Context: an optimization exercise on an open-source flow, tuned for small area and few clock cycles. The choices shown serve that exercise and are no tape-out recipe. Function was checked by simulation only, so behaviour that the tests miss may differ from the original. Some runs may be left out. An edit can pass the tests and still lose a function that they never use. Power figures rest on the tool's default switching activity, not on a simulated workload.

## flow/design.v in outline (module list and top-level ports)
// module ao68000: 344 lines
// module bus_control: 824 lines
// module registers: 378 lines
// module memory_registers: 522 lines
// module decoder: 323 lines
// module condition: 28 lines
// module alu: 452 lines
// module microcode_branch: 205 lines
module ao68000 (
    input           CLK_I,               
    input           reset_n,             
    output          CYC_O,               
    output  [31:2]  ADR_O,               
    output  [31:0]  DAT_O,               
    input   [31:0]  DAT_I,               
    output  [3:0]   SEL_O,               
    output          STB_O,               
    output          WE_O,                
    input           ACK_I,               
    input           ERR_I,               
    input           RTY_I,               
    output          SGL_O,               
    output          BLK_O,               
    output          RMW_O,               
    output [2:0]    CTI_O,               
    output [1:0]    BTE_O,               
    output [2:0]    fc_o,                
    input [2:0]     ipl_i,               
    output          reset_o,             
    output          blocked_o            
);
  // ...
==> flow/run.sh <==
#!/bin/bash
# synth_recipe.tcl (not shown) runs the flow's synth.tcl, then flattens the netlist and writes it again
# the make line also repeats each setting of config.mk as NAME=value (left out here)
make -C /OpenROAD-flow-scripts/flow DESIGN_CONFIG=/design/flow/config.mk WORK_HOME=/design/flow/orfs CLKGATE_MAP_FILE= SYNTH_SCRIPT=/design/flow/synth_recipe.tcl finish
==> flow/config.mk <==
export PLATFORM = sky130hd
export DESIGN_NAME = ao68000
export DESIGN_NICKNAME = ao68000
export VERILOG_FILES = /design/flow/design.v
export SDC_FILE = /design/flow/constraint.sdc
export NUM_CORES = 4
export LEC_CHECK = 0
export CAP_MARGIN = 20
export CORE_MARGIN = 2
export CORE_UTILIZATION = 40
export SLEW_MARGIN = 20
export SYNTH_MEMORY_MAX_BITS = 65536
==> flow/constraint.sdc <==
create_clock -name core_clock -period 12.0 [get_ports {CLK_I}]
set_input_delay 2.4000 -clock core_clock [delete_from_list [all_inputs] [get_ports {CLK_I}]]
set_output_delay 2.4000 -clock core_clock [all_outputs]
set_load 0.01 [all_outputs]
run_1/power_grid.png
Pins as bars on the die edge.
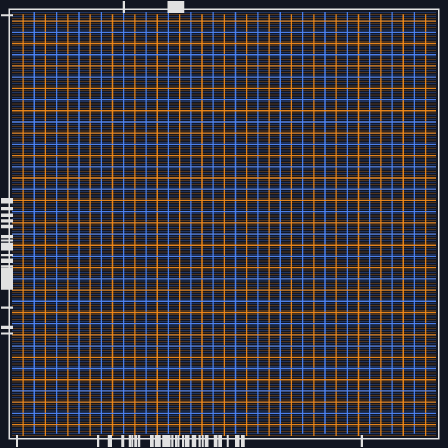
Key: VDD = blue; VSS = orange
122 signal pins sit on the boundary. 37 straps on met4. 190 met1 rails follow the rows.
Die H: 519 um
VDD IR max: 0.280 mV
Die W: 519 um
Core Area: 265,000 sq um

run_1/placement_by_type.png
Scale: 1 px per um.
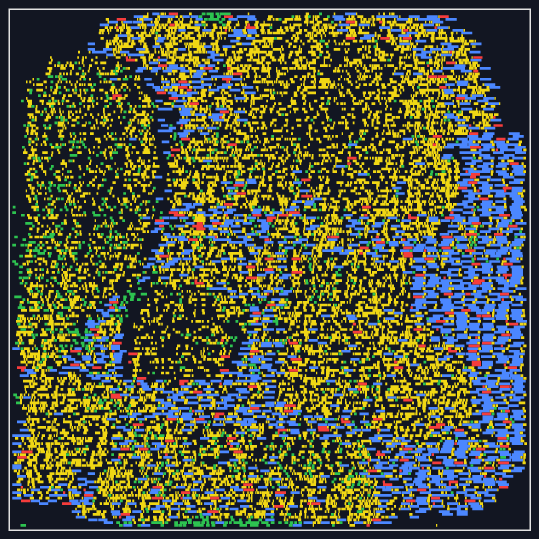
Key: clock drivers and dummy loads = red [cells 303]; other buffers and delay cells = green [cells 1,180]; flops = blue [cells 1,373]; combinational and other logic = yellow [cells 10,949]
Core Util, Final: 0.462
design area: 122,000 sq um
Seq/total area: 0.306
FP Rows: 189

run_1/clk_routes.png
Scale: 1 px per um.
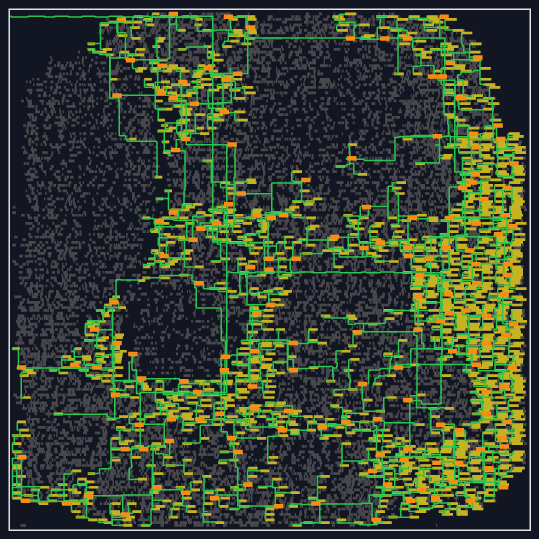
Key: clock wires = green [length 20.9 mm]; flip-flops = yellow [count 1,373]; clock drivers = orange [count 164]
Position of the flops: spread over the die.
worst skew pair latency: 0.91 ns
clock power share: 0.131
clock group power: 5450 uW

run_1/wires.png
Scale: 1 px per um.
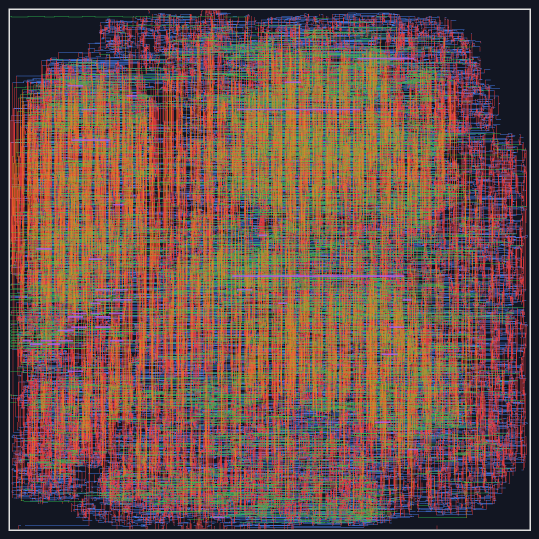
Key: metal 5 = purple [wire length 818 um]; metal 2 = red [wire length 267 mm]; metal 1 = blue [wire length 245 mm]; metal 3 = green [wire length 102 mm]; metal 4 = orange [wire length 71.4 mm]
total track usage: 0.487
Avg WL per Cell: 39.4 um

==> flow_summary.ini, run 1 <==
[sta]
hold_viol_final = 0
layout_min_cycle_time_ns = 11.76
tightest_slew_ns = 1.36
worst_slack_ns = 0.236
finClkSkew_ns = 0.0806
fmax_ghz = 0.0850
final.setup.tns_ns = 0

[worst_hold_path]
hold_path_depth = 1
hold_class = flip-flop to flip-flop

[drt]
drc = 0
wl_met2_mm = 267
wl_met3_mm = 102
topRoutingLayerUsed = met5
firstDrtPassIters = 12
wl_mm = 687
vias_per_cell = 7.13
via_count = 124280

[synth]
synthSimpleGateAreaFrac = 0.200
synth_seq_cells = 1373
synthAdderAreaFrac = 0.0349
yosys_warnings = 5
synthArstFlopShare = 0.425
synth_top_family_by_area = compound AO/OA/AOI/OAI gates
synth_xor_area_frac = 0.0246
synth-compound-area-share = 0.292
synth_seq_area_share = 0.352

[grt]
grt_max_degree = 102
grtUsageMet1 = 0.590
grt-ovfl-total = 0

[setup_path]
critPathBufInv = 9
crit_top_cell = and3_1
ff2ff_path_depth = 36
cp-start-kind = flip-flop
arrival_ns = 9.36
cp_top_family = simple AND/OR/NAND/NOR gates
cp_max_fo = 18
path_depth = 41
cp_slowest_cell = edfxtp_1
crit_path_max_incr_delay_ns = 0.58

[clocking]
cts_buffer_depth = 4
numCtsBuffers = 164
root_buffer = clkbuf_16
clock-sinks = 1373
cts_tree = yes

[finish]
multi_input_area_sq_um = 63600
final-nonclk-buf-share = 0.0765
multi_input_gates = 10538
final_nets = 13993
layout.cells.non_filler = 17424
nNonClkInverters = 411
area_delta_synth_final_pct = 15.1
multi_input_area_share = 0.520
clkCellAreaFrac = 0.0466
num-nonclk-buffers = 1180
drive_gt1_frac = 0.135

[place]
dp_hpwl_mm = 506
placed_cell_area_sq_um = 116000
placed_cells = 17022
gp_congestion = 1.14

[outcome]
status = complete, no violations
Testbench counts for the RTL of run 1, summed over its fixed seeds: cycles 101,947.
==> run 1: cell families (layout without fill, tap and decap cells) <==
family | Yosys count | after routing
buf+inv | 1545 | 1894
simple gates | 4685 | 4685
compound gates | 4898 | 4898
flops | 1373 | 1373
fa+ha+maj | 288 | 288
other cells | 1 | 88
xor+xnor | 299 | 299
mux | 366 | 366
==> run 1: synth_stat cells (all sizes together) (77+ instances only) <==
library cell	n	area, sq um
a211oi	197	1510
a21o	79	593
a21oi	1193	5990
a221oi	189	1670
a22o	87	762
a22oi	161	1220
a31oi	178	1130
and2	84	528
and3	104	651
buf	173	815
clkbuf	961	3610
dfrtp	516	12900
dfxtp	100	2000
edfxtp	689	20700
ha	270	3380
inv	394	1480
mux2	117	1320
mux2i	210	2100
nand2	1813	6820
nand2b	83	519
nand3	361	1820
nand4	116	732
nor2	1257	4750
nor2b	107	669
nor3	364	1860
nor4	96	644
o211ai	237	1790
o21ai	1534	7700
o221ai	77	674
o22ai	206	1290
o31ai	108	845
or3	84	531
xnor2	217	1900
xor2	82	718
==> run 1: power breakdown <==
group	internal, uW	switching (uW)
clock network	3170	2280
logic	8190	20000
registers	6230	1830
## Run 2: large edit since run 1, in outline
flow/design.v: 3076 -> 3202 lines; modules unchanged: 1
  ao68000: edited, 344 -> 375 lines
  bus_control: edited, 824 -> 829 lines
  registers: edited, 378 -> 376 lines
  memory_registers: edited, 522 -> 519 lines
  decoder: edited, 323 -> 322 lines
  alu_decode: new, 52 lines
  alu: edited, 452 -> 484 lines
  microcode_branch: edited, 205 -> 217 lines
==> module ao68000 as of run 2 <==
module ao68000 (
    input           CLK_I,               
    input           reset_n,             
    output          CYC_O,               
    output  [31:2]  ADR_O,               
    output  [31:0]  DAT_O,               
    input   [31:0]  DAT_I,               
    output  [3:0]   SEL_O,               
    output          STB_O,               
    output          WE_O,                
    input           ACK_I,               
    input           ERR_I,               
    input           RTY_I,               
    output          SGL_O,               
    output          BLK_O,               
    output          RMW_O,               
    output [2:0]    CTI_O,               
    output [1:0]    BTE_O,               
    output [2:0]    fc_o,                
    input [2:0]     ipl_i,               
    output          reset_o,             
    output          blocked_o            
);
wire [15:0] sr;
wire [2:0]  size;
wire [31:0] address;
wire        address_type;
wire        read_modify_write_flag;
wire [31:0] data_read;
wire [31:0] data_write;
wire [31:0] pc;
wire        prefetch_ir_valid;
wire [79:0] prefetch_ir;
wire        do_reset;
wire        do_read;
wire        do_write;
wire        do_interrupt;
wire        do_blocked;
wire        jmp_address_trap;
wire        jmp_bus_trap;
wire        finished;
wire [7:0]  interrupt_trap;
wire [2:0]  interrupt_mask;
wire        rw_state;
wire [2:0]  fc_state;
wire [7:0]  decoder_trap;
wire [31:0] usp;
wire [31:0] Dn_output;
wire [31:0] An_output;
wire [31:0] result;
wire [31:0] result_next;
wire [3:0]  An_address;
wire [31:0] An_input;
wire [2:0]  Dn_address;
wire [15:0] ir;
wire [8:0]  decoder_micropc;
wire        alu_signal;
wire        alu_mult_div_ready;
wire [8:0]  load_ea;
wire [8:0]  perform_ea_read;
wire [8:0]  perform_ea_write;
wire [8:0]  save_ea;
wire        trace_flag;
wire        group_0_flag;
wire        stop_flag;
wire [8:0]  micro_pc;
wire [31:0] operand1;
wire [31:0] operand2;
wire [4:0]  movem_loop;
wire [15:0] movem_reg;
wire        condition;
wire [93:0] micro_data;
wire        inl_rd_dn, inl_rd_an, inl_ld, inl_wr_dn, inl_wr_an, inl_sv_post, inl_sv_pre;
wire        mstep_inc, mstep_dec;
reg         mstep_inc_q, mstep_dec_q;
always @(posedge CLK_I or negedge reset_n) begin
    if(reset_n == 1'b0) begin
        mstep_inc_q <= 1'b0;
        mstep_dec_q <= 1'b0;
    end
    else begin
        mstep_inc_q <= mstep_inc;
        mstep_dec_q <= mstep_dec;
    end
end
wire        movem_skip_hold = micro_data[90] & movem_reg[0];
wire        fin_now;
wire [31:0] data_read_next;
wire        skip56;
wire        fuse53;
wire        bus_idle;
wire [1:0]  rd_ctl = micro_data[61:60];
wire [1:0]  wr_ctl = micro_data[63:62];
wire        bus_done = finished | fin_now;
wire        fast_rd = micro_data[88] & bus_done & (rd_ctl == 2'd1);
wire        fast_wr = micro_data[88] & bus_done & (wr_ctl == 2'd1);
wire        req_read  = ((rd_ctl == 2'd1)  | (do_read  & (rd_ctl != 2'd2)))  & ~fast_rd;
wire        req_write = ((wr_ctl == 2'd1) | (do_write & (wr_ctl != 2'd2))) & ~fast_wr;
wire [31:0] data_write_next = result;
wire [31:0] fault_address_state;
wire [1:0]  pc_change;
wire [31:0] pc_next;
wire        prefetch_ir_valid_32;
wire [3:0]  ea_type;
wire [2:0]  ea_mod;
wire [2:0]  ea_reg;
wire [17:0] decoder_alu;
wire [17:0] decoder_alu_reg;
wire [17:0] decoder_alu_ir;
alu_decode alu_decode_m(
    .ir                 (ir),
    .decoder_alu        (decoder_alu_ir)
);
bus_control bus_control_m(
    .CLK_I                  (CLK_I),
    .reset_n                (reset_n),
    .CYC_O                  (CYC_O),
    .ADR_O                  (ADR_O),
    .DAT_O                  (DAT_O),
    .DAT_I                  (DAT_I),
    .SEL_O                  (SEL_O),
    .STB_O                  (STB_O),
    .WE_O                   (WE_O),
    .ACK_I                  (ACK_I),
    .ERR_I                  (ERR_I),
    .RTY_I                  (RTY_I),
    .SGL_O                  (SGL_O),
    .BLK_O                  (BLK_O),
    .RMW_O                  (RMW_O),
    .CTI_O                  (CTI_O),
    .BTE_O                  (BTE_O),
    .fc_o                   (fc_o),
    .ipl_i                  (ipl_i),
    .reset_o                (reset_o),
    .blocked_o              (blocked_o),
    .supervisor_i           (sr[13]),
    .ipm_i                  (sr[10:8]),
    .size_i                 (size),
    .address_i              (address),
    .address_type_i         (address_type),
    .read_modify_write_i    (read_modify_write_flag),
    .data_write_i           (data_write_next),
    .data_read_o            (data_read),
    .pc_i                   (pc),
    .pc_change_i            (pc_change),
    .pc_next_i              (pc_next),
    .bus_idle_o             (bus_idle),
    .prefetch_ir_o          (prefetch_ir),
    .prefetch_ir_valid_32_o (prefetch_ir_valid_32),
    .prefetch_ir_valid_o    (prefetch_ir_valid),
    .prefetch_ir_valid_80_o (),
    .do_reset_i             (do_reset),
    .do_blocked_i           (do_blocked),
    .do_read_i              (req_read),
    .do_write_i             (req_write),
    .do_interrupt_i         (do_interrupt),
    .jmp_address_trap_o     (jmp_address_trap),
    .jmp_bus_trap_o         (jmp_bus_trap),
    .finished_o             (finished),
    .fin_now_o              (fin_now),
    .data_read_next_o       (data_read_next),
    .interrupt_trap_o       (interrupt_trap),
    .interrupt_mask_o       (interrupt_mask),
    .rw_state_o             (rw_state),
    .fc_state_o             (fc_state),
    .fault_address_state_o  (fault_address_state)
);
registers registers_m(
    .clock                          (CLK_I),
    .reset_n                        (reset_n),
    .data_read                      (data_read),
    .prefetch_ir                    (prefetch_ir),
    .prefetch_ir_valid              (prefetch_ir_valid),
    .result                         (result),
    .result_next                    (result_next),
    .sr                             (sr),
    .rw_state                       (rw_state),
    .fc_state                       (fc_state),
    .fault_address_state            (fault_address_state),
    .interrupt_trap                 (interrupt_trap),
    .interrupt_mask                 (interrupt_mask),
    .decoder_trap                   (decoder_trap),
    .usp                            (usp),
    .Dn_output                      (Dn_output),
    .An_output                      (An_output),
    .pc_change                      (pc_change),
    .pc_next                        (pc_next),
    .ea_reg                         (ea_reg),
    .ea_reg_control                 (micro_data[2:0]),
    .ea_mod                         (ea_mod),
    .ea_mod_control                 (micro_data[6:3]),
    .ea_type                        (ea_type),
    .ea_type_control                (micro_data[10:7]),
    .operand1                       (operand1),
    .operand1_control               (inl_rd_dn ? 4'd13 : inl_rd_an ? 4'd12 : micro_data[14:11]),
    .operand2                       (operand2),
    .operand2_control               (micro_data[17:15]),
    .address                        (address),
    .address_type                   (address_type),
    .address_control                (inl_ld ? 4'd4 : (inl_sv_post | mstep_inc_q) ? 4'd1 :
                                     mstep_dec_q ? 4'd2 : micro_data[21:18]),
    .size                           (size),
    .size_control                   (micro_data[25:22]),
    .movem_modreg                   (),
    .movem_modreg_control           (mstep_inc ? 3'd3 : mstep_dec ? 3'd4 :
                                     movem_skip_hold ? 3'd0 : micro_data[28:26]),
    .movem_loop                     (movem_loop),
    .movem_loop_control             ((mstep_inc | mstep_dec) ? 2'd2 : movem_skip_hold ? 2'd0 : micro_data[30:29]),
    .movem_reg                      (movem_reg),
    .movem_reg_control              ((mstep_inc | mstep_dec) ? 2'd2 : movem_skip_hold ? 2'd0 : micro_data[32:31]),
    .ir                             (ir),
    .ir_control                     (fuse53 ? 2'd1 : micro_data[34:33]),
    .pc                             (pc),
    .pc_control                     (fuse53 ? 3'd6 : micro_data[37:35]),
    .trap                           (),
    .trap_control                   (micro_data[41:38]),
    .offset                         (),
    .offset_control                 (micro_data[43:42]),
    .index                          (),
    .index_control                  (micro_data[45:44]),
    .stop_flag                      (stop_flag),
    .stop_flag_control              (micro_data[47:46]),
    .trace_flag                     (trace_flag),
    .trace_flag_control             (fuse53 ? 2'd1 : micro_data[49:48]),
    .group_0_flag                   (group_0_flag),
    .group_0_flag_control           (fuse53 ? 2'd2 : micro_data[51:50]),
    .instruction_flag               (),
    .instruction_flag_control       (fuse53 ? 2'd2 : micro_data[53:52]),
    .read_modify_write_flag         (read_modify_write_flag),
    .read_modify_write_flag_control (fuse53 ? 2'd2 : micro_data[55:54]),
    .do_reset_flag                  (do_reset),
    .do_reset_flag_control          (micro_data[57:56]),
    .do_interrupt_flag              (do_interrupt),
    .do_interrupt_flag_control      (micro_data[59:58]),
    .do_read_flag                   (do_read),
    .do_read_flag_control           (micro_data[61:60]),
    .do_write_flag                  (do_write),
    .do_write_flag_control          (micro_data[63:62]),
    .do_blocked_flag                (do_blocked),
    .do_blocked_flag_control        (micro_data[65:64]),
    .data_write                     (data_write),
    .data_write_control             (micro_data[67:66]),
    .An_address                     (An_address),
    .An_address_control             (micro_data[69:68]),
    .An_input                       (An_input),
    .An_input_control               (inl_sv_post ? 2'd3 : inl_sv_pre ? 2'd1 : micro_data[72:71]),
    .Dn_address                     (Dn_address),
    .Dn_address_control             (micro_data[73:73]),
    .decoder_alu                    (decoder_alu),
    .fast_rd                        (fast_rd),
    .fast_wr                        (fast_wr),
    .data_read_now                  (data_read_next),
    .skip56                         (skip56 & ~fuse53),
    .decoder_alu_reg                (decoder_alu_reg)
);
memory_registers memory_registers_m(
    .clock              (CLK_I),
    .reset_n            (reset_n),
    .An_address         (An_address),
    .An_input           (An_input),
    .An_write_enable    (micro_data[70:70] | inl_wr_an | inl_sv_post | inl_sv_pre),
    .An_output          (An_output),
    .usp                (usp),
    .Dn_address         (Dn_address),
    .Dn_input           (result_next),
    .Dn_write_enable    (micro_data[74:74] | inl_wr_dn),
    .Dn_size            (size),
    .Dn_output          (Dn_output),
    .micro_pc           (micro_pc),
    .micro_data         (micro_data)
);
decoder decoder_m(
    .clock              (CLK_I),
    .reset_n            (reset_n),
    .supervisor         (sr[13]),
    .ir                 (prefetch_ir[79:64]),
    .decoder_trap       (decoder_trap),
    .decoder_micropc    (decoder_micropc),
    .decoder_alu        (decoder_alu),
    .load_ea            (load_ea),
    .perform_ea_read    (perform_ea_read),
    .perform_ea_write   (perform_ea_write),
    .save_ea            (save_ea),
    .ea_type            (ea_type),
    .ea_mod             (ea_mod),
    .ea_reg             (ea_reg)
);
condition condition_m(
    .cond               (ir[11:8]),
    .ccr                (sr[7:0]),
    .condition          (condition)
);
alu alu_m(
    .clock              (CLK_I),
    .reset_n            (reset_n),
    .address            (address),
    .ir                 (ir),
    .size               (size),
    .operand1           (operand1),
    .operand2           (operand2),
    .interrupt_mask     (interrupt_mask),
    .alu_control        (micro_data[79:75]),
    .sr                 (sr),
    .result             (result),
    .alu_signal         (alu_signal),
    .alu_mult_div_ready (alu_mult_div_ready),
    .result_next        (result_next),
    .decoder_alu_reg    (decoder_alu_ir),
    .mult_start         (micro_data[93])
);
microcode_branch microcode_branch_m(
    .clock                  (CLK_I),
    .reset_n                (reset_n),
    .movem_loop             (movem_loop),
    .movem_reg              (movem_reg),
    .operand2               (operand2),
    .alu_signal             (alu_signal),
    .alu_mult_div_ready     (alu_mult_div_ready),
    .condition              (condition),
    .result                 (result),
    .overflow               (sr[1]),
    .stop_flag              (stop_flag),
    .ir                     (ir),
    .decoder_trap           (decoder_trap),
    .trace_flag             (trace_flag),
    .group_0_flag           (group_0_flag),
    .interrupt_mask         (interrupt_mask),
    .load_ea                (load_ea),
    .perform_ea_read        (perform_ea_read),
    .perform_ea_write       (perform_ea_write),
    .save_ea                (save_ea),
    .decoder_micropc        (decoder_micropc),
    .prefetch_ir_valid_32   (prefetch_ir_valid_32),
    .prefetch_ir_valid      (prefetch_ir_valid),
    .jmp_address_trap       (jmp_address_trap),
    .jmp_bus_trap           (jmp_bus_trap),
    .finished               (bus_done),
    .fast_ret               (micro_data[88] & bus_done),
    .loop_stay              (micro_data[89]),
    .skip_zero              (micro_data[90]),
    .loop_back              (micro_data[91]),
    .wait_ready             (micro_data[92]),
    .ea_idle                (micro_data[2:0] == 3'd0 && micro_data[6:3] == 4'd0 && micro_data[10:7] == 4'd0),
    .wr_ok_word             (micro_data[69:68] == 2'd0 && micro_data[72:71] == 2'd0 && micro_data[73:73] == 1'd0 &&
                             micro_data[25:22] == 4'd0 && micro_data[2:0] == 3'd0 && micro_data[6:3] == 4'd0 && micro_data[10:7] == 4'd0),
    .plain_word             (micro_data[79:75] == 5'd0 && micro_data[69:68] == 2'd0 && micro_data[72:71] == 2'd0 &&
                             micro_data[73:73] == 1'd0 && micro_data[21:18] == 4'd0 && micro_data[14:11] == 4'd0),
    .inl_rd_dn              (inl_rd_dn),
    .inl_rd_an              (inl_rd_an),
    .inl_ld                 (inl_ld),
    .inl_wr_dn              (inl_wr_dn),
    .inl_wr_an              (inl_wr_an),
    .inl_sv_post            (inl_sv_post),
    .inl_sv_pre             (inl_sv_pre),
    .mstep_inc              (mstep_inc),
    .mstep_dec              (mstep_dec),
    .sv_ok_word             (micro_data[21:18] == 4'd0 && micro_data[69:68] == 2'd0 && micro_data[72:71] == 2'd0 &&
                             micro_data[70:70] == 1'd0 && micro_data[25:22] == 4'd0 &&
                             micro_data[2:0] == 3'd0 && micro_data[6:3] == 4'd0 && micro_data[10:7] == 4'd0),
    .skip56                 (skip56),
    .fuse53                 (fuse53),
    .bus_idle               (bus_idle),
    .fuse_ok_word           (micro_data[37:35] == 3'd0 && micro_data[34:33] == 2'd0 && micro_data[49:48] == 2'd0 &&
                             micro_data[51:50] == 2'd0 && micro_data[53:52] == 2'd0 &&
                             micro_data[55:54] == 2'd0 && micro_data[47:46] == 2'd0 &&
                             micro_data[61:60] != 2'd1 && micro_data[63:62] != 2'd1 &&
                             micro_data[59:58] != 2'd1 && micro_data[57:56] != 2'd1 &&
                             micro_data[79:75] != 5'd1 && micro_data[79:75] != 5'd2 &&
                             micro_data[79:75] != 5'd26),
    .bus_wait               (finished),
    .branch_control         (micro_data[83:80]),
    .branch_offset          (micro_data[87:84]),
    .micro_pc               (micro_pc)
);
endmodule
==> module alu_decode as of run 2 <==
module alu_decode(
    input  [15:0] ir,
    output [17:0] decoder_alu
);
assign decoder_alu[0]  = ((ir[15:12] == 4'b0000 && ir[11:9] == 3'b000)  
                       || (ir[15:12] == 4'b1000));
assign decoder_alu[1]  = ((ir[15:12] == 4'b0000 && ir[11:9] == 3'b001)  
                       || (ir[15:12] == 4'b1100));
assign decoder_alu[2]  = ((ir[15:12] == 4'b0000 && ir[11:9] == 3'b101)  
                       || (ir[15:12] == 4'b1011 && (ir[8:7] == 2'b10 || ir[8:6] == 3'b110) && ir[5:3] != 3'b001));
assign decoder_alu[3]  = ((ir[15:12] == 4'b0000 && ir[11:9] == 3'b011)  
                       || (ir[15:12] == 4'b1101)
                       || (ir[15:12] == 4'b0101 && ir[8] == 1'b0));
assign decoder_alu[4]  = ((ir[15:12] == 4'b0000 && ir[11:9] == 3'b010)  
                       || (ir[15:12] == 4'b1001)
                       || (ir[15:12] == 4'b0101 && ir[8] == 1'b1));
assign decoder_alu[5]  = ((ir[15:12] == 4'b0000 && ir[11:9] == 3'b110)  
                       || (ir[15:12] == 4'b1011 && (ir[8:7] == 2'b10 || ir[8:6] == 3'b110) && ir[5:3] == 3'b001)
                       || (ir[15:12] == 4'b1011 && (ir[8:7] == 2'b00 || ir[8:6] == 3'b010)));
assign decoder_alu[6]  = ((ir[15:12] == 4'b1101)                        
                       || (ir[15:12] == 4'b0101 && ir[8] == 1'b0));
assign decoder_alu[7]  = ((ir[15:12] == 4'b1001)                        
                       || (ir[15:12] == 4'b1011)
                       || (ir[15:12] == 4'b0101 && ir[8] == 1'b1));
assign decoder_alu[8]  = (((ir[7:6] == 2'b11 && ir[10:9] == 2'b00)      
                       ||  (ir[7:6] != 2'b11 && ir[4:3] == 2'b00)) && ir[8] == 1'b1);
assign decoder_alu[9]  = (((ir[7:6] == 2'b11 && ir[10:9] == 2'b01)      
                       ||  (ir[7:6] != 2'b11 && ir[4:3] == 2'b01)) && ir[8] == 1'b1);
assign decoder_alu[10] = (((ir[7:6] == 2'b11 && ir[10:9] == 2'b11)      
                       ||  (ir[7:6] != 2'b11 && ir[4:3] == 2'b11)) && ir[8] == 1'b1);
assign decoder_alu[11] = (((ir[7:6] == 2'b11 && ir[10:9] == 2'b10)      
                       ||  (ir[7:6] != 2'b11 && ir[4:3] == 2'b10)) && ir[8] == 1'b1);
assign decoder_alu[12] = (((ir[7:6] == 2'b11 && ir[10:9] == 2'b00)      
                       ||  (ir[7:6] != 2'b11 && ir[4:3] == 2'b00)) && ir[8] == 1'b0);
assign decoder_alu[13] = (((ir[7:6] == 2'b11 && ir[10:9] == 2'b01)      
                       ||  (ir[7:6] != 2'b11 && ir[4:3] == 2'b01)) && ir[8] == 1'b0);
assign decoder_alu[14] = (((ir[7:6] == 2'b11 && ir[10:9] == 2'b11)      
                       ||  (ir[7:6] != 2'b11 && ir[4:3] == 2'b11)) && ir[8] == 1'b0);
assign decoder_alu[15] = (((ir[7:6] == 2'b11 && ir[10:9] == 2'b10)      
                       ||  (ir[7:6] != 2'b11 && ir[4:3] == 2'b10)) && ir[8] == 1'b0);
assign decoder_alu[16] = ((ir[15:8] == 8'b0100_0110)                    
                       || (ir[15:0] == 16'b0100_1110_0111_0011)
                       || (ir[15:0] == 16'b0100_1110_0111_0010)
                       || (ir[15:0] == 16'b0000_000_0_01_111100)
                       || (ir[15:0] == 16'b0000_001_0_01_111100)
                       || (ir[15:0] == 16'b0000_101_0_01_111100));
assign decoder_alu[17] = ((ir[15:8] == 8'b0100_0100)                    
                       || (ir[15:0] == 16'b0100_1110_0111_0111)
                       || (ir[15:0] == 16'b0000_000_0_00_111100)
                       || (ir[15:0] == 16'b0000_001_0_00_111100)
                       || (ir[15:0] == 16'b0000_101_0_00_111100));
endmodule
run_2/congestion.png
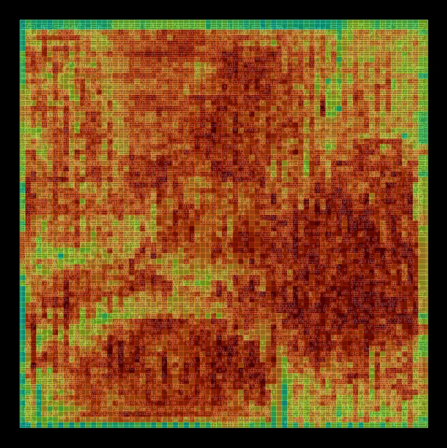
met3 usage: 0.276
met1 GRT Util: 0.646
total track usage: 0.518
Avg WL per Cell: 42.0 um

run_2/placement_by_type.png
Scale: 1 px per um.
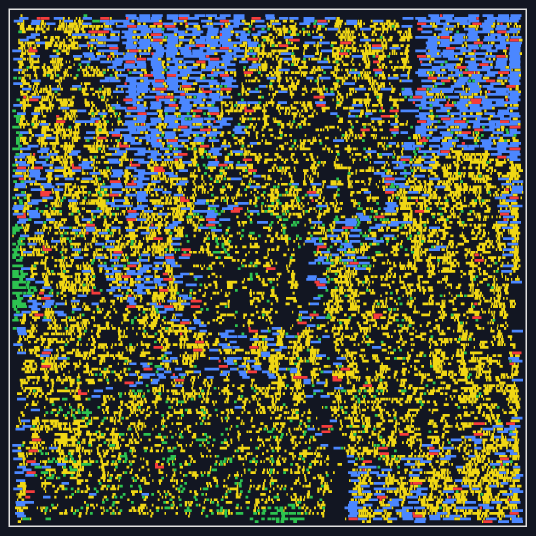
Key: combinational and other logic = yellow [cells 10,738]; flops = blue [cells 1,332]; clock drivers and dummy loads = red [cells 294]; other buffers and delay cells = green [cells 1,094]
Core Util, Final: 0.462
design area: 120,000 sq um
Core Area: 260,000 sq um
FP Rows: 187
Seq/total area: 0.308

==> run 2 against run 1 <==
Global-route usage increased by 3.2 points. Clock skew increased by 0.025 ns. Critical path type unchanged. Area after synthesis decreased by 1.5%. Largest cell class unchanged. Register-to-register slack got worse by 0.19 ns. Wire length increased by 4.3%. Still clean.
==> flow_summary.ini, run 2 <==
[place]
dp_hpwl_mm = 527
gp_congestion = 1.14

[sta]
final.setup.tns_ns = 0
fmax_ghz = 0.0850

[clocking]
root_buffer = clkbuf_16
clock-sinks = 1332
clock_latency_ns = 0.92
numCtsBuffers = 165

[synth]
synthArstFlopShare = 0.262
synthMostInstantiatedCell = nand2_1
synth-compound-area-share = 0.294
ys_top_cells_by_area = edfxtp_1 (24%), dfrtp_1 (8.2%), o21ai_0 (6.2%)
synth_xor_area_frac = 0.0277
synthAdderAreaFrac = 0.0356

[setup_path]
cp-start-kind = flip-flop
cp_top_family = simple AND/OR/NAND/NOR gates
cp_slowest_cell = clkdlybuf4s50_1
arrival_ns = 9.36
crit_path_max_incr_delay_ns = 0.64
ff2ff_path_depth = 35
cp_max_fo = 6

[power]
p_seq_uw = 8170
switching_share = 0.574
power-top-group = combinational logic
clkPwrFrac = 0.138
switchingPower_uw = 22500
power_clock_uw = 5440

[worst_hold_path]
hold_class = flip-flop to flip-flop
hold_path_depth = 1

[die]
die_h_um = 516
die_x_um = 516

[finish]
final_nets = 13656
area_delta_synth_final_pct = 14.7
multi_input_area_sq_um = 62600

[outcome]
status = complete, no violations

[grt]
grt-ovfl-total = 0

[drt]
firstDrtPassIters = 22
drc = 0
Testbench counts for the RTL of run 2, summed over its fixed seeds: cycles 94,879.
run_2/wires.png
Scale: 1 px per um.
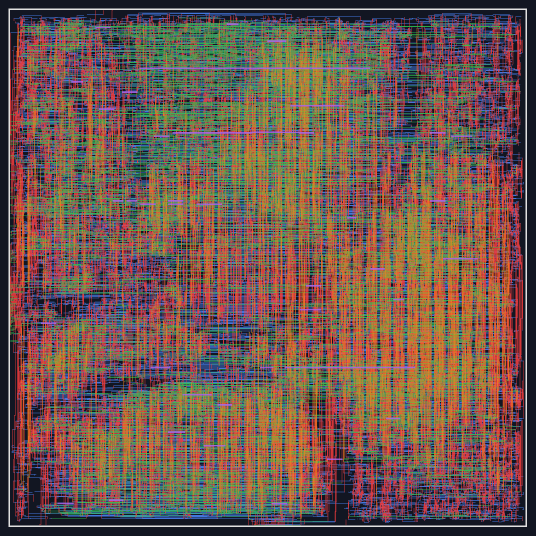
Key: metal 2 = red [wire length 269 mm]; metal 5 = purple [wire length 1,060 um]; metal 3 = green [wire length 122 mm]; metal 1 = blue [wire length 262 mm]; metal 4 = orange [wire length 61.9 mm]
Post-Route WL: 716 mm
via count: 126,506

-- run 2: cell count changes after synthesis, sizes merged, moves of 64 or more --
cell | previous run | this run
o21ai | 1534 | 1351
dfrtp | 516 | 345
edfxtp | 689 | 850
nand2 | 1813 | 1684
nor3 | 364 | 290
dfstp | 68 | 4
-- run 2: cell type report --
cell class | count | area share
clock buffer | 218 | 0.0388
timing repair buffer | 1094 | 0.0729
sequential | 1332 | 0.308
tap | 3496 | 0.0364
inverter | 409 | 0.0128
clock inverter | 76 | 0.00847
antenna | 103 | 0.00215
multi-input combinational | 10329 | 0.521
-- run 2: metrics by stage --
step                      utilization  cells  cell area, sq um  power, uW  setup slack (ns)
after global routing            0.461  16969            120000      39300           0.00194
after global placement          0.437  16633            114000      31300             0.585
final                           0.462  17057            120000      39300             0.241
after CTS                       0.460  16936            120000      36800            0.0730
after detailed placement        0.438  16634            114000      31400             0.662
after floorplan                     -  13206            105000      19100              2.59
-- run 2: metal layers --
layer | part of all wire | track usage | vias to the layer above
met4 | 0.086 | 0.352 | 77
met2 | 0.38 | 0.676 | 12387
li1 | - | - | 49647
met3 | 0.17 | 0.276 | 3277
met5 | 0.0015 | 0.0157 | -
met1 | 0.37 | 0.646 | 61118
==> run 3: changes to the inputs <==
--- a/flow/config.mk
+++ b/flow/config.mk
@@ -8,5 +8,7 @@
 export CAP_MARGIN = 20
 export CORE_MARGIN = 2
 export CORE_UTILIZATION = 40
+export CTS_BUF_LIST = sky130_fd_sc_hd__clkbuf_8
+export GPL_TIMING_DRIVEN = 0
 export SLEW_MARGIN = 20
 export SYNTH_MEMORY_MAX_BITS = 65536
run_3/power_grid.png
Pins as bars on the die edge.
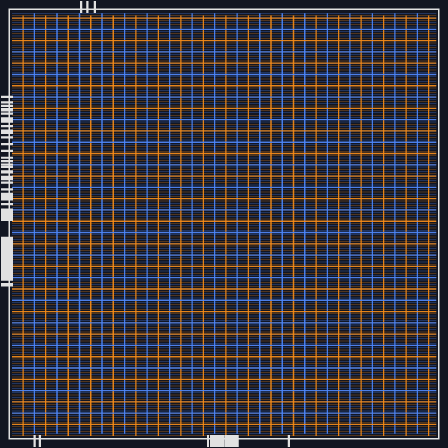
Key: VDD = blue; VSS = orange
37 straps on met5. The core has 187 rows.
Die W: 516 um
VDD IR max: 0.301 mV
Die H: 516 um

run_3/placement_by_type.png
Scale: 1 px per um.
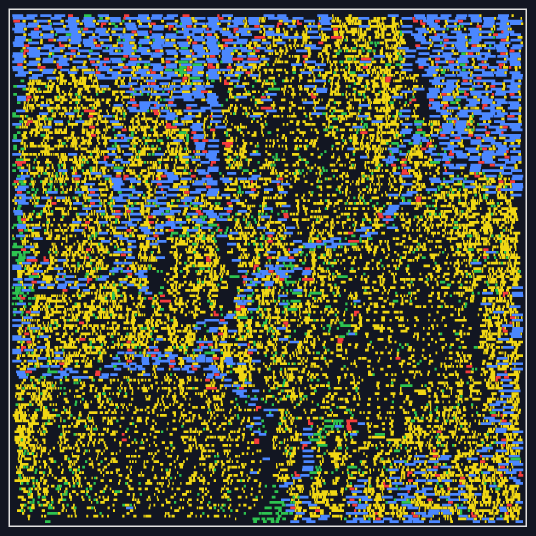
Key: combinational and other logic = yellow [cells 10,738]; clock drivers and dummy loads = red [cells 433]; other buffers and delay cells = green [cells 1,390]; flops = blue [cells 1,332]
design area: 119,000 sq um
Core Util, Final: 0.459

==> run 3 against run 2 <==
The layout now fails its checks (negative setup slack). Clock power shrank 15%. Synthesized cell count is the same. Sequential power is 2% higher. Wire length is 9.2% higher. Cell area fell by 0.73%. Fmax down 6.0%. Sequential share of layout area is 0.21 points higher. Critical path type is now flip-flop to flip-flop. Largest cell class unchanged. Largest power group unchanged. Highest routed layer unchanged.
==> flow_summary.ini, run 3 <==
[outcome]
status = finished with violations
violatedChecks = negative setup slack

[place]
placed_cell_area_sq_um = 113000

[sta]
setup_viol = 52
worst_slack_ns = -0.511
hold_viol_final = 0

[clocking]
root_buffer = clkbuf_8

[worst_hold_path]
hold_path_depth = 1
hold_class = flip-flop to flip-flop

[synth]
synthMostInstantiatedCell = nand2_1
synth_seq_cells = 1332
synthAdderAreaFrac = 0.0356
ys_top_cells_by_area = edfxtp_1 (24%), dfrtp_1 (8.2%), o21ai_0 (6.2%)
synthArstFlopShare = 0.262

[setup_path]
path_depth = 29
arrival_ns = 13.34
cp_max_fo = 12
cp_top_family = compound AO/OA/AOI/OAI gates
ff2ff_path_depth = 29

[power]
p_total_uw = 39900

[drt]
wl_met2_mm = 280
wl_met3_mm = 141
vias_per_cell = 7.50

[finish]
area_delta_synth_final_pct = 13.9
final_nets = 14025
run_3/congestion.png
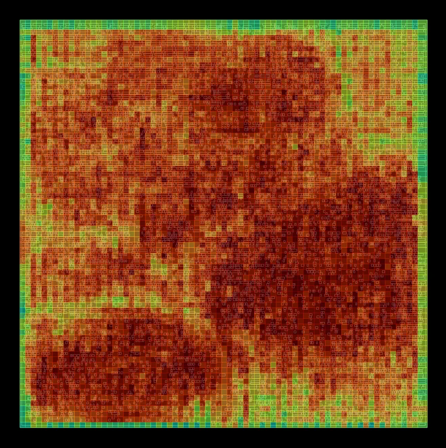
met2 Usage GRT: 0.707
grt peak-use layer: met2

-- run 3: cell counts after synthesis --
Identical to the previous run, type by type.
-- run 3: cell type report --
cell class                 instances  share of cell area
multi-input combinational      10329               0.530
buffer                          1127              0.0392
timing repair buffer             263              0.0272
clock inverter                   170              0.0106
tap                             3496              0.0367
sequential                      1332               0.310
clock buffer                     263              0.0304
inverter                         409              0.0130
antenna                          147             0.00309
-- run 3: cells by family after synthesis --
kind of cell / count (synthesis)
multiplexers: 353
XOR/XNOR: 327
AND/OR/NAND/NOR: 4536
other: 2
AO/OA/AOI/OAI: 4820
flip-flops: 1332
adder cells (fa/ha/maj): 290
buffers and inverters: 1545
-- run 3: power breakdown --
part,switching (uW),internal [uW],total (uW)
Combinational,20400,6520,27000
Sequential,1740,6580,8320
Clock,2230,2390,4620
Total,24400,15500,39900
-- run 3: routing by layer --
layer | up-vias | GRT usage
li1 | 50504 | -
met1 | 62916 | 0.679
met2 | 13888 | 0.707
met3 | 4100 | 0.345
met4 | 81 | 0.435
met5 | - | 0.0605
-- run 3: timing repair --
action,4_1_cts,5_1_grt
setup buffers,20,20
setup endpoints to repair,93,147
pin swaps,9,16
resized for setup,111,124
--- run 4: outline of the changes from run 3 ---
flow/design.v: 3202 -> 3207 lines; modules unchanged: 5
  ao68000: edited, 375 -> 378 lines
  registers: edited, 376 -> 377 lines
  memory_registers: edited, 519 -> 514 lines
  microcode_branch: edited, 217 -> 223 lines
==> module microcode_branch as of run 4 <==
module microcode_branch(
    input clock,
    input reset_n,
    input [4:0]     movem_loop,
    input [15:0]    movem_reg,
    input [31:0]    operand2,
    input           alu_signal,
    input           alu_mult_div_ready,
    input           condition,
    input [31:0]    result,
    input           overflow,
    input           stop_flag,
    input [15:0]    ir,
    input [7:0]     decoder_trap,
    input           trace_flag,
    input           group_0_flag,
    input [2:0]     interrupt_mask,
    input [8:0]     load_ea,
    input [8:0]     perform_ea_read,
    input [8:0]     perform_ea_write,
    input [8:0]     save_ea,
    input [8:0]     decoder_micropc,
    input           prefetch_ir_valid_32,
    input           prefetch_ir_valid,
    input           jmp_address_trap,
    input           jmp_bus_trap,
    input           finished,
    input [3:0]     branch_control,
    input [3:0]     branch_offset,
    output [8:0]    micro_pc,
    input           fast_ret,
    input           loop_stay,
    input           skip_zero,
    input           loop_back,
    input           wait_ready,
    input           pf_wait,
    input           plain_word,
    input           wr_ok_word,
    input           ea_idle,
    output          inl_rd_dn,
    output          inl_rd_an,
    output          inl_ld,
    output          inl_wr_dn,
    output          inl_wr_an,
    output          inl_sv_post,
    output          inl_sv_pre,
    output          mstep_inc,
    output          mstep_dec,
    input           sv_ok_word,
    output          skip56,
    output          fuse53,
    input           bus_idle,
    input           fuse_ok_word,
    input           bus_wait
);
reg [8:0] micro_pc_0;
reg [8:0] micro_pc_1;
reg [8:0] micro_pc_2;
reg [8:0] micro_pc_3;
wire is_proc    = (branch_control == 4'd15) && !(jmp_address_trap == 1'b1 || jmp_bus_trap == 1'b1);
wire call_rd    = is_proc && (branch_offset == 4'd2 || (branch_offset == 4'd14 && load_ea == 9'd0));
assign inl_rd_dn = call_rd && perform_ea_read == 9'd85;
assign inl_rd_an = call_rd && perform_ea_read == 9'd86;
assign inl_ld    = is_proc && (branch_offset == 4'd1 || branch_offset == 4'd14) &&
                   load_ea == 9'd62 && plain_word;
wire call_wr    = is_proc && wr_ok_word &&
                  (branch_offset == 4'd3 || (branch_offset == 4'd15 && save_ea == 9'd0));
assign inl_wr_dn = call_wr && perform_ea_write == 9'd91;
assign inl_wr_an = call_wr && perform_ea_write == 9'd92;
wire inl_wr_ret = (inl_wr_dn || inl_wr_an) && branch_offset == 4'd15;
wire call_sv    = is_proc && sv_ok_word && branch_offset == 4'd4;
assign inl_sv_post = call_sv && save_ea == 9'd95;
assign inl_sv_pre  = call_sv && save_ea == 9'd97;
wire inl_next   = inl_rd_dn || inl_rd_an || (inl_ld && branch_offset == 4'd1) || inl_sv_post || inl_sv_pre ||
                  ((inl_wr_dn || inl_wr_an) && branch_offset == 4'd3);
wire inl_ld_rd  = inl_ld && branch_offset == 4'd14;
assign mstep_inc = fast_ret && !(jmp_address_trap == 1'b1 || jmp_bus_trap == 1'b1) && micro_pc_1 == 9'd155;
assign mstep_dec = fast_ret && !(jmp_address_trap == 1'b1 || jmp_bus_trap == 1'b1) && micro_pc_1 == 9'd139;
wire do_return = fast_ret || inl_wr_ret || (branch_control == 4'd15 && branch_offset == 4'd5 && !pf_wait);
assign skip56 = do_return && micro_pc_1 == 9'd56 && trace_flag == 1'b0 && interrupt_mask == 3'b000 && !bus_wait &&
                !(jmp_address_trap == 1'b1 || jmp_bus_trap == 1'b1);
wire do_return_nf = inl_wr_ret || (branch_control == 4'd15 && branch_offset == 4'd5 && !pf_wait);
assign fuse53 = do_return_nf && micro_pc_1 == 9'd56 && trace_flag == 1'b0 && interrupt_mask == 3'b000 && !bus_wait &&
                !(jmp_address_trap == 1'b1 || jmp_bus_trap == 1'b1) && fuse_ok_word && bus_idle && prefetch_ir_valid == 1'b1 && decoder_trap == 8'd0 && stop_flag == 1'b0;
wire [8:0] return_pc = fuse53 ? decoder_micropc : skip56 ? 9'd53 : micro_pc_1;
wire [8:0] micro_pc_raw;
reg pure_save, pure_load;
always @(*) begin
    case(micro_pc_raw)
        9'd27, 9'd45, 9'd141, 9'd192, 9'd208, 9'd234, 9'd238, 9'd242, 9'd258, 9'd265, 9'd271, 9'd278, 9'd284, 9'd293, 9'd320, 9'd331, 9'd336, 9'd347, 9'd394, 9'd409, 9'd427, 9'd462, 9'd465, 9'd474: pure_save = 1'b1;
        default: pure_save = 1'b0;
    endcase
    case(micro_pc_raw)
        9'd10, 9'd14, 9'd17, 9'd21, 9'd25, 9'd39, 9'd43, 9'd109, 9'd119, 9'd134, 9'd150, 9'd163, 9'd169, 9'd172, 9'd190, 9'd194, 9'd236, 9'd361, 9'd407, 9'd425, 9'd444, 9'd452: pure_load = 1'b1;
        default: pure_load = 1'b0;
    endcase
end
wire skip_nop = ea_idle && reset_n && !fuse53 && !(jmp_address_trap == 1'b1 || jmp_bus_trap == 1'b1) &&
                ((pure_save && save_ea == 9'd0) || (pure_load && load_ea == 9'd0));
assign micro_pc = skip_nop ? micro_pc_raw + 9'd1 : micro_pc_raw;
assign micro_pc_raw =
    (reset_n == 1'b0) ? 9'd0 :
    (jmp_address_trap == 1'b1 || jmp_bus_trap == 1'b1) ? 9'd3 :
    (pf_wait) ? micro_pc_0 :
    (mstep_inc || mstep_dec) ? micro_pc_2 + 9'd1 :
    (fast_ret || inl_wr_ret) ? return_pc :
    (loop_back) ? micro_pc_1 + 9'd1 :
    (inl_next) ? micro_pc_0 + 9'd1 :
    (inl_ld_rd) ? perform_ea_read :
    (loop_stay && operand2[5:0] != 6'd1) ? micro_pc_0 :
    (skip_zero && movem_reg[0] == 1'b0 && movem_reg != 16'd0) ? micro_pc_0 :
    (wait_ready && alu_mult_div_ready == 1'b0) ? micro_pc_0 :
    (   (branch_control == 4'd1               && movem_reg == 16'd0) ||
        (branch_control == 4'd2                && movem_reg[0] == 0) ||
        (branch_control == 4'd3                 && operand2[5:0] == 6'b0) ||
        (branch_control == 4'd4               && alu_signal == 1'b0) ||
        (branch_control == 4'd5       && alu_mult_div_ready == 1'b1) ||
        (branch_control == 4'd6              && condition == 1'b0) ||
        (branch_control == 4'd7              && condition == 1'b1) ||
        (branch_control == 4'd8                   && result[15:0] == 16'hFFFF) ||
        (branch_control == 4'd9                        && overflow == 1'b0) ||
        (branch_control == 4'd10                 && ir[6] == 1'b0) ||
        (branch_control == 4'd11 && stop_flag == 1'b1) ||
        (branch_control == 4'd12                       && ir[7:0] != 8'b0) ||
        (branch_control == 4'd13 && trace_flag == 1'b0 && interrupt_mask != 3'b000) ||
        (branch_control == 4'd14             && group_0_flag == 1'b0)
    ) ? micro_pc_0 + { 5'd0, branch_offset } :
    (branch_control == 4'd11 && prefetch_ir_valid == 1'b1 && decoder_trap == 8'd0) ?         decoder_micropc :
    (branch_control == 4'd13 && trace_flag == 1'b0 && interrupt_mask == 3'b000) ?            9'd53 :
    (branch_control == 4'd15 && branch_offset == 4'd9) ?                            9'd53 :
    (branch_control == 4'd15 && branch_offset == 4'd1 && load_ea != 9'd0) ?              load_ea :
    (branch_control == 4'd15 && branch_offset == 4'd2) ?                         perform_ea_read :
    (branch_control == 4'd15 && branch_offset == 4'd3) ?                        perform_ea_write :
    (branch_control == 4'd15 && branch_offset == 4'd4 && save_ea != 9'd0) ?              save_ea :
    (branch_control == 4'd15 && branch_offset == 4'd14 && load_ea != 9'd0) ?                 load_ea :
    (branch_control == 4'd15 && branch_offset == 4'd14 && load_ea == 9'd0) ?                 perform_ea_read :
    (branch_control == 4'd15 && branch_offset == 4'd15) ?                                   perform_ea_write :
    (branch_control == 4'd15 && branch_offset == 4'd11) ?                                    9'd35 :
    (branch_control == 4'd15 && branch_offset == 4'd5) ?                                       return_pc :
    (branch_control == 4'd15 && branch_offset == 4'd13 && interrupt_mask == 3'b000) ?   9'd53 :
    (    (branch_control == 4'd15 && branch_offset == 4'd6 && finished == 1'b0) ||
        (branch_control == 4'd15 && branch_offset == 4'd7 && prefetch_ir_valid == 1'b0) ||
        (branch_control == 4'd15 && branch_offset == 4'd8 && prefetch_ir_valid_32 == 1'b0) ||
        (branch_control == 4'd11 && prefetch_ir_valid == 1'b0)
    ) ? micro_pc_0 :
    micro_pc_0 + 9'd1
;
always @(posedge clock or negedge reset_n) begin
    if(reset_n == 1'b0) micro_pc_0 <= 9'd0;
    else                micro_pc_0 <= micro_pc;
end
always @(posedge clock or negedge reset_n) begin
    if(reset_n == 1'b0) begin
        micro_pc_1 <= 9'd0;
        micro_pc_2 <= 9'd0;
        micro_pc_3 <= 9'd0;
    end
    else if(pf_wait) begin
    end
    else if(fuse53) begin
    end
    else if(fast_ret || inl_wr_ret) begin
        micro_pc_1 <= micro_pc_2;
        micro_pc_2 <= micro_pc_3;
        micro_pc_3 <= 9'd0;
    end
    else if(inl_next) begin
    end
    else if(inl_ld_rd) begin
        micro_pc_1 <= micro_pc_0 + 9'd1;
        micro_pc_2 <= micro_pc_1;
        micro_pc_3 <= micro_pc_2;
    end
    else if(branch_control == 4'd11 && prefetch_ir_valid == 1'b1 && decoder_trap == 8'd0)
    begin
        micro_pc_1 <= micro_pc_0 + { 5'd0, branch_offset };
        micro_pc_2 <= micro_pc_1;
        micro_pc_3 <= micro_pc_2;
    end
    else if(branch_control == 4'd15) begin
        if(branch_offset == 4'd14 && load_ea != 9'd0) begin
            micro_pc_1 <= perform_ea_read;
            micro_pc_2 <= micro_pc_0 + 9'd1;
            micro_pc_3 <= micro_pc_1;
        end
        else if(branch_offset == 4'd14 && load_ea == 9'd0) begin
            micro_pc_1 <= micro_pc_0 + 9'd1;
            micro_pc_2 <= micro_pc_1;
            micro_pc_3 <= micro_pc_2;
        end
        else if(branch_offset == 4'd15 && save_ea != 9'd0) begin
            micro_pc_1 <= save_ea;
            micro_pc_2 <= micro_pc_1;
            micro_pc_3 <= micro_pc_2;
        end
        else if((branch_offset == 4'd1 && load_ea != 9'd0) ||
                (branch_offset == 4'd2) ||
                (branch_offset == 4'd3) ||
                (branch_offset == 4'd4 && save_ea != 9'd0) ||
                (branch_offset == 4'd11) )
        begin
            micro_pc_1 <= micro_pc_0 + 9'd1;
            micro_pc_2 <= micro_pc_1;
            micro_pc_3 <= micro_pc_2;
        end
        else if(branch_offset == 4'd5) begin
            micro_pc_1 <= micro_pc_2;
            micro_pc_2 <= micro_pc_3;
            micro_pc_3 <= 9'd0;
        end
        else if(branch_offset == 4'd10) begin
            micro_pc_1 <= micro_pc_0;
            micro_pc_2 <= micro_pc_1;
            micro_pc_3 <= micro_pc_2;
        end
        else if(branch_offset == 4'd12) begin
            micro_pc_1 <= micro_pc_2;
            micro_pc_2 <= micro_pc_3;
            micro_pc_3 <= 9'd0;
        end
    end
end
endmodule
--- a/flow/config.mk
+++ b/flow/config.mk
@@ -9,6 +9,5 @@
 export CORE_MARGIN = 2
 export CORE_UTILIZATION = 40
-export CTS_BUF_LIST = sky130_fd_sc_hd__clkbuf_8
-export GPL_TIMING_DRIVEN = 0
+export SETUP_SLACK_MARGIN = 0.3
 export SLEW_MARGIN = 20
 export SYNTH_MEMORY_MAX_BITS = 65536
run_4/congestion.png
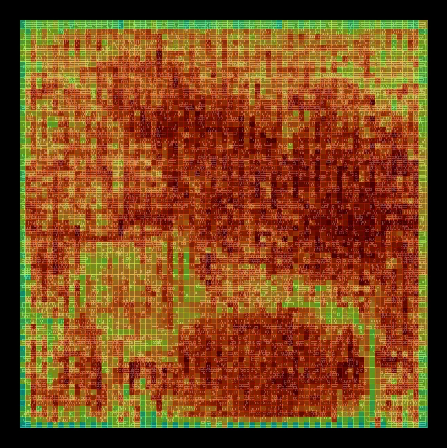
met1 GRT Util: 0.645
Avg WL per Cell: 43.2 um

run_4/power_grid.png
Pins as bars on the die edge.
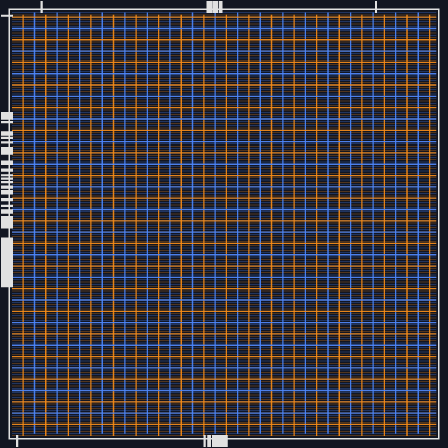
Key: VDD = blue; VSS = orange
The core has 187 rows. 37 straps on met5. 122 signal pins sit on the boundary. 188 met1 rails follow the rows. 37 straps on met4.
VDD IR max: 0.261 mV
Core Area: 259,000 sq um
Die H: 515 um

==> run 4 against run 3 <==
The run now finishes clean. Area after synthesis down 0.42%. Sequential cell count up 1. Critical path depth up 4. Synthesized cell count down 0.73%. Via count down 3.6%. Die area down 0.42%. Non-clock buffer count down 302. Critical path type is now flip-flop to primary output. Sequential power down 8.8%. Cell area up 0.28%.
==> flow_summary.ini, run 4 <==
[synth]
synth_seq_cells = 1333
synth.top_cell.area_share = 0.245
ys_top_cells_by_count = nand2_1 (1,590), a21oi_1 (1,384), nor2_1 (1,244)
yosys_warnings = 6
synth_seq_area_share = 0.354
synthArstFlopShare = 0.262

[place]
placed_cell_area_sq_um = 113000
dp_slack_ns = 0.555
placed_cells = 16466
dp_hpwl_mm = 537

[drt]
via_count = 126745
firstDrtPassIters = 14
wl_met1_mm = 262
wl_mm = 729
drc = 0
wl_met3_mm = 125
topRoutingLayerUsed = met5

[worst_hold_path]
hold_class = flip-flop to flip-flop
hold_path_depth = 1

[power]
switchingPower_uw = 24900
power-top-group = combinational logic
p_total_uw = 41600
combPwrFrac = 0.690
seqPwrFrac = 0.182
p_seq_uw = 7590

[clocking]
clock-sinks = 1333
numCtsBuffers = 166
root_buffer = clkbuf_16
cts_buffer_depth = 4
clock_latency_ns = 0.93
cts_tree = yes

[sta]
layout_min_cycle_time_ns = 11.51
final.setup.tns_ns = 0
tightest_slew_ns = 1.35
finClkSkew_ns = 0.130
setup_viol = 0
fmax_ghz = 0.0869
worst_slack_ns = 0.486
hold_viol_final = 0

[setup_path]
cp_max_fo = 15
cp_slowest_cell = edfxtp_1
path_depth = 33
critPathBufInv = 9
crit_path_max_incr_delay_ns = 0.67
arrival_ns = 9.11
cp_top_family = simple AND/OR/NAND/NOR gates
cp-start-kind = flip-flop

[finish]
drive_gt1_frac = 0.120
fin_util = 0.461
final_area_sq_um = 120000
area_delta_synth_final_pct = 14.7
final_nets = 13591

[grt]
grt-ovfl-total = 0
grt.met2_usage = 0.694
grt_use_met3 = 0.278
grt-busiest-layer = met2
grtUsageTotal = 0.527
grt_max_degree = 146

[outcome]
status = complete, no violations

[die]
rows = 187
Testbench counts for the RTL of run 4, summed over its fixed seeds: cycles 91,137.
run_4/clk_routes.png
Scale: 1 px per um.
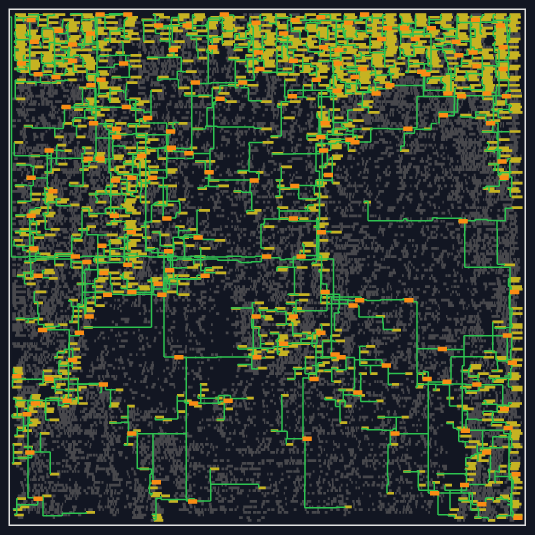
Key: clock drivers = orange [count 166]; flip-flops = yellow [count 1,333]; clock wires = green [length 21.1 mm]
Position of the flops: spread over the die. There are 167 routed clock nets.
clock power share: 0.127
clock group power: 5300 uW

-- run 4: cell type report --
cell class / instances / share of cell area
Multi-Input combinational cell: 10292 / 0.522
Sequential cell: 1333 / 0.309
Timing Repair Buffer: 1088 / 0.0725
Clock buffer: 227 / 0.0393
Tap cell: 3402 / 0.0356
Inverter: 385 / 0.0121
Clock inverter: 72 / 0.00695
Antenna cell: 83 / 0.00174
-- run 4: cells by family (layout without fill, tap and decap cells) --
| kind of cell | after synthesis | after routing | synth area share |
|---|---|---|---|
| other | 2 | 86 | 0.0000720 |
| muxes | 297 | 297 | 0.0306 |
| xor gates and xnor gates | 364 | 364 | 0.0307 |
| buffers and inverters | 1485 | 1772 | 0.0546 |
| DFF | 1333 | 1333 | 0.354 |
| AOI/OAI and AO/OA | 4853 | 4853 | 0.296 |
| and+or+nand+nor | 4485 | 4485 | 0.198 |
| adders and majority gates | 290 | 290 | 0.0358 |
-- run 4: repair_timing --
action,4_1_cts,5_1_grt
endpoints found under the setup margin,15,16
pin swaps,0,3
resized for setup,7,31
buffers inserted,11,20
==> run 5: changes to the inputs <==
--- a/flow/config.mk
+++ b/flow/config.mk
@@ -8,6 +8,6 @@
 export CAP_MARGIN = 20
 export CORE_MARGIN = 2
 export CORE_UTILIZATION = 40
-export SETUP_SLACK_MARGIN = 0.3
+export SETUP_SLACK_MARGIN = 0.6
 export SLEW_MARGIN = 20
 export SYNTH_MEMORY_MAX_BITS = 65536
run_5/wires.png
Scale: 1 px per um.
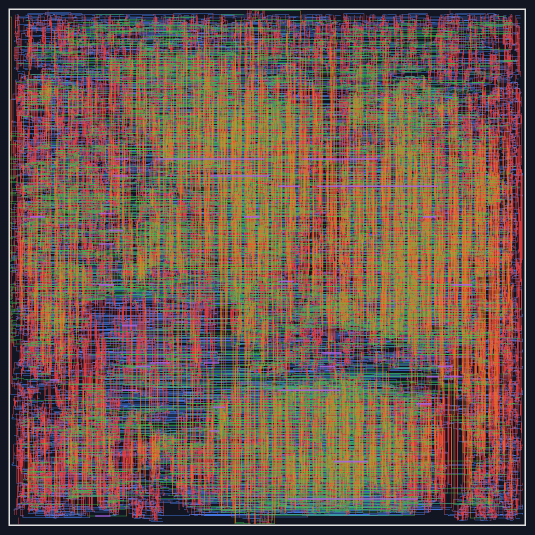
Key: metal 4 = orange [wire length 69.2 mm]; metal 2 = red [wire length 272 mm]; metal 5 = purple [wire length 956 um]; metal 1 = blue [wire length 260 mm]; metal 3 = green [wire length 127 mm]
Post-Route WL: 729 mm
Avg WL per Cell: 43.2 um
via count: 126,910
total track usage: 0.528

run_5/clk_routes.png
Scale: 1 px per um.
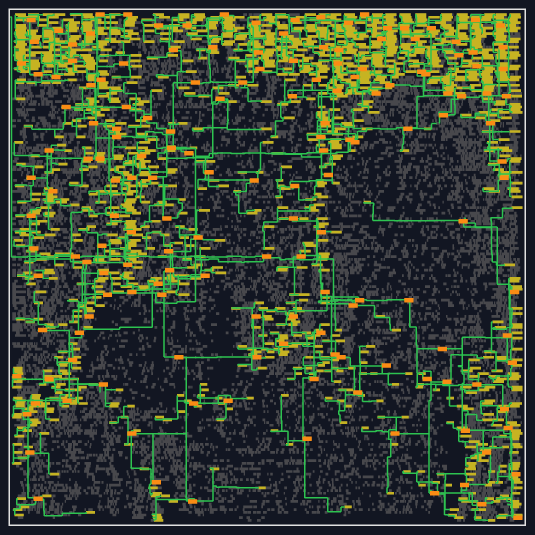
Key: clock wires = green [length 21.2 mm]; clock drivers = orange [count 166]; flip-flops = yellow [count 1,333]
Position of the flops: spread over the die.
clock group power: 5310 uW
clock power share: 0.128
clock skew: 0.130 ns

==> run 5 against run 4 <==
Die area stayed put. Fmax grew 2.1%. Utilization grew 0.081 points. Sequential cell count is the same. Synthesized cell count is the same. Wire length hardly changed. Via count grew 0.13%. Sequential share of layout area decreased by 0.054 points. Total power hardly changed. Critical path depth shrank 7. Cell area increased by 0.17%. Clock skew about the same. Critical path type unchanged. Critical endpoint is now ADR_O[31]. Largest power group unchanged.
==> flow_summary.ini, run 5 <==
[power]
vdd_drop_max_mv = 0.260
comb-power_uw = 28700
p_int_uw = 16700
switchingPower_uw = 24900
seqPwrFrac = 0.182
p_seq_uw = 7570

[die]
die_h_um = 515
die_x_um = 515
core-area_sq_um = 259000

[outcome]
status = complete, no violations

[grt]
grt-busiest-layer = met2
grt_max_degree = 146
grt.met2_usage = 0.694
grt-ovfl-total = 0

[synth]
synth.top_cell.area_share = 0.245
muxShareOfSynthArea = 0.0306
ys_top_cells_by_count = nand2_1 (1,590), a21oi_1 (1,384), nor2_1 (1,244)
synth_area_leader_cell = edfxtp_1
ys_top_cells_by_area = edfxtp_1 (24%), dfrtp_1 (8.3%), a21oi_1 (6.6%)
synthSimpleGateAreaFrac = 0.198
synth_seq_cells = 1333
synthArstFlopShare = 0.262
synth_xor_area_frac = 0.0307
synthAdderAreaFrac = 0.0358
synth_seq_area_share = 0.354
synth_top_family_by_area = compound AO/OA/AOI/OAI gates
yosys_warnings = 6

[setup_path]
arrival_ns = 8.87
cp_slowest_cell = or4_1
cp-start-kind = flip-flop
crit_path_max_incr_delay_ns = 0.68
crit_top_cell = buf_4
cp_max_fo = 10
ff2ff_path_depth = 32

[finish]
final_nets = 13603
drive_gt1_frac = 0.123
area_delta_synth_final_pct = 14.9

[clocking]
cts_buffer_depth = 4
root_buffer = clkbuf_16
cts_tree = yes

[sta]
layout_min_cycle_time_ns = 11.27
hold_viol_final = 0
final.setup.tns_ns = 0
fmax_ghz = 0.0887
setup_viol = 0

[drt]
drc = 0
run_5/placement_by_type.png
Scale: 1 px per um.
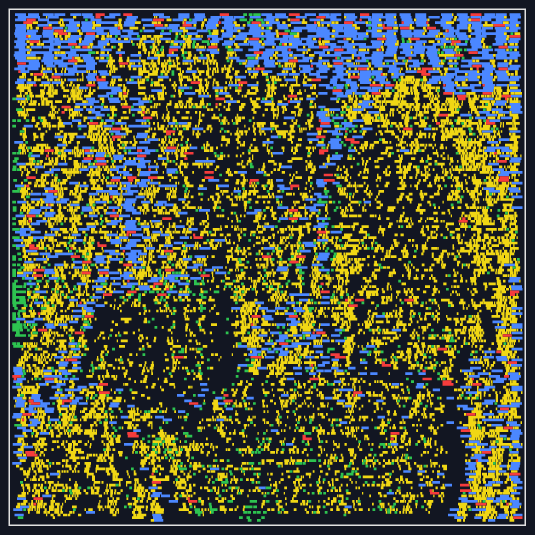
Key: clock drivers and dummy loads = red [cells 299]; other buffers and delay cells = green [cells 1,100]; flops = blue [cells 1,333]; combinational and other logic = yellow [cells 10,677]
Seq/total area: 0.309
design area: 120,000 sq um
Core Util, Final: 0.462

[run 5: per-stage QoR]
| stage | area, sq um | setup WS [ns] | cells |
|---|---|---|---|
| 2_1_floorplan | 104000 | 2.23 | 13110 |
| 3_3_place_gp | 113000 | 0.204 | 16466 |
| 3_5_place_dp | 113000 | 0.555 | 16466 |
| 4_1_cts | 119000 | 0.620 | 16790 |
| 5_1_grt | 120000 | 0.590 | 16817 |
| 6_report | 120000 | 0.726 | 16879 |
[run 5: cell type report]
class                   count  area [sq um]  share of cell area
well taps                3402          4260              0.0355
inverters                 385          1450              0.0121
clock buffers             227          4700              0.0393
multi-input cells       10292         62600               0.523
flip-flops and latches   1333         37000               0.309
diodes                     68           170             0.00142
clock inverters            72           831             0.00694
repair buffers           1100          8790              0.0734
[run 5: repair_timing]
action / CTS / global route
buffers inserted: 25 / 16
pin swaps: 4 / 14
setup endpoints to repair: 17 / 26
hold buffers: 0 / 0
gates cloned: 0 / 0
gates resized for setup: 31 / 45
[run 5: per-layer routing]
metal | vias up | wire length [um]
met5 | - | 956
met1 | 61101 | 260000
met4 | 68 | 69200
met2 | 12672 | 272000
met3 | 3552 | 127000
li1 | 49517 | -

## afterwards: timing with drivers on the ports
The results above use ideal ports. As a check the final layouts listed here were re-extracted and re-timed, cells and wires unchanged. Step 1 assumes that a clkbuf_16 drives the clock port and a buf_2 every other input. Step 2 adds t to the input delays and takes it off the output delays; t is the mean of the earliest and latest rising clock arrival at the registers after step 1. Input paths then give back, and output paths get back, about the clock's delay inside the block. Three values: ideal, step 1, step 2; two values: the first two.
| run | t (ns) | setup slack, ns | hold WS [ns] | worst setup path after step 2 | latest minus earliest clock arrival (ns) |
|---|---|---|---|---|---|
| run 1 | 0.980 | 0.236 / 0.132 / 0.294 | 0.431 / 0.431 / 0.431 | input to output | 0.081 / 0.081 |
| run 2 | 0.980 | 0.241 / 0.129 / 0.587 | 0.450 / 0.450 / 0.450 | register to register | 0.106 / 0.105 |
| run 3 | 1.211 | -0.511 / -0.511 / -1.502 | 0.411 / 0.411 / 0.411 | input to register | 0.134 / 0.134 |
| run 4 | 0.964 | 0.486 / 0.385 / -0.071 | 0.413 / 0.413 / 0.413 | input to register | 0.130 / 0.131 |
| run 5 | 0.977 | 0.726 / 0.622 / -0.066 | 0.414 / 0.414 / 0.414 | input to register | 0.131 / 0.130 |
With both steps, setup timing fails in run 4 and run 5, where it was met with ideal ports. For run 3, which loses most, drivers alone change the setup slack by 0.000 ns; drivers and shift together by -0.991 ns.
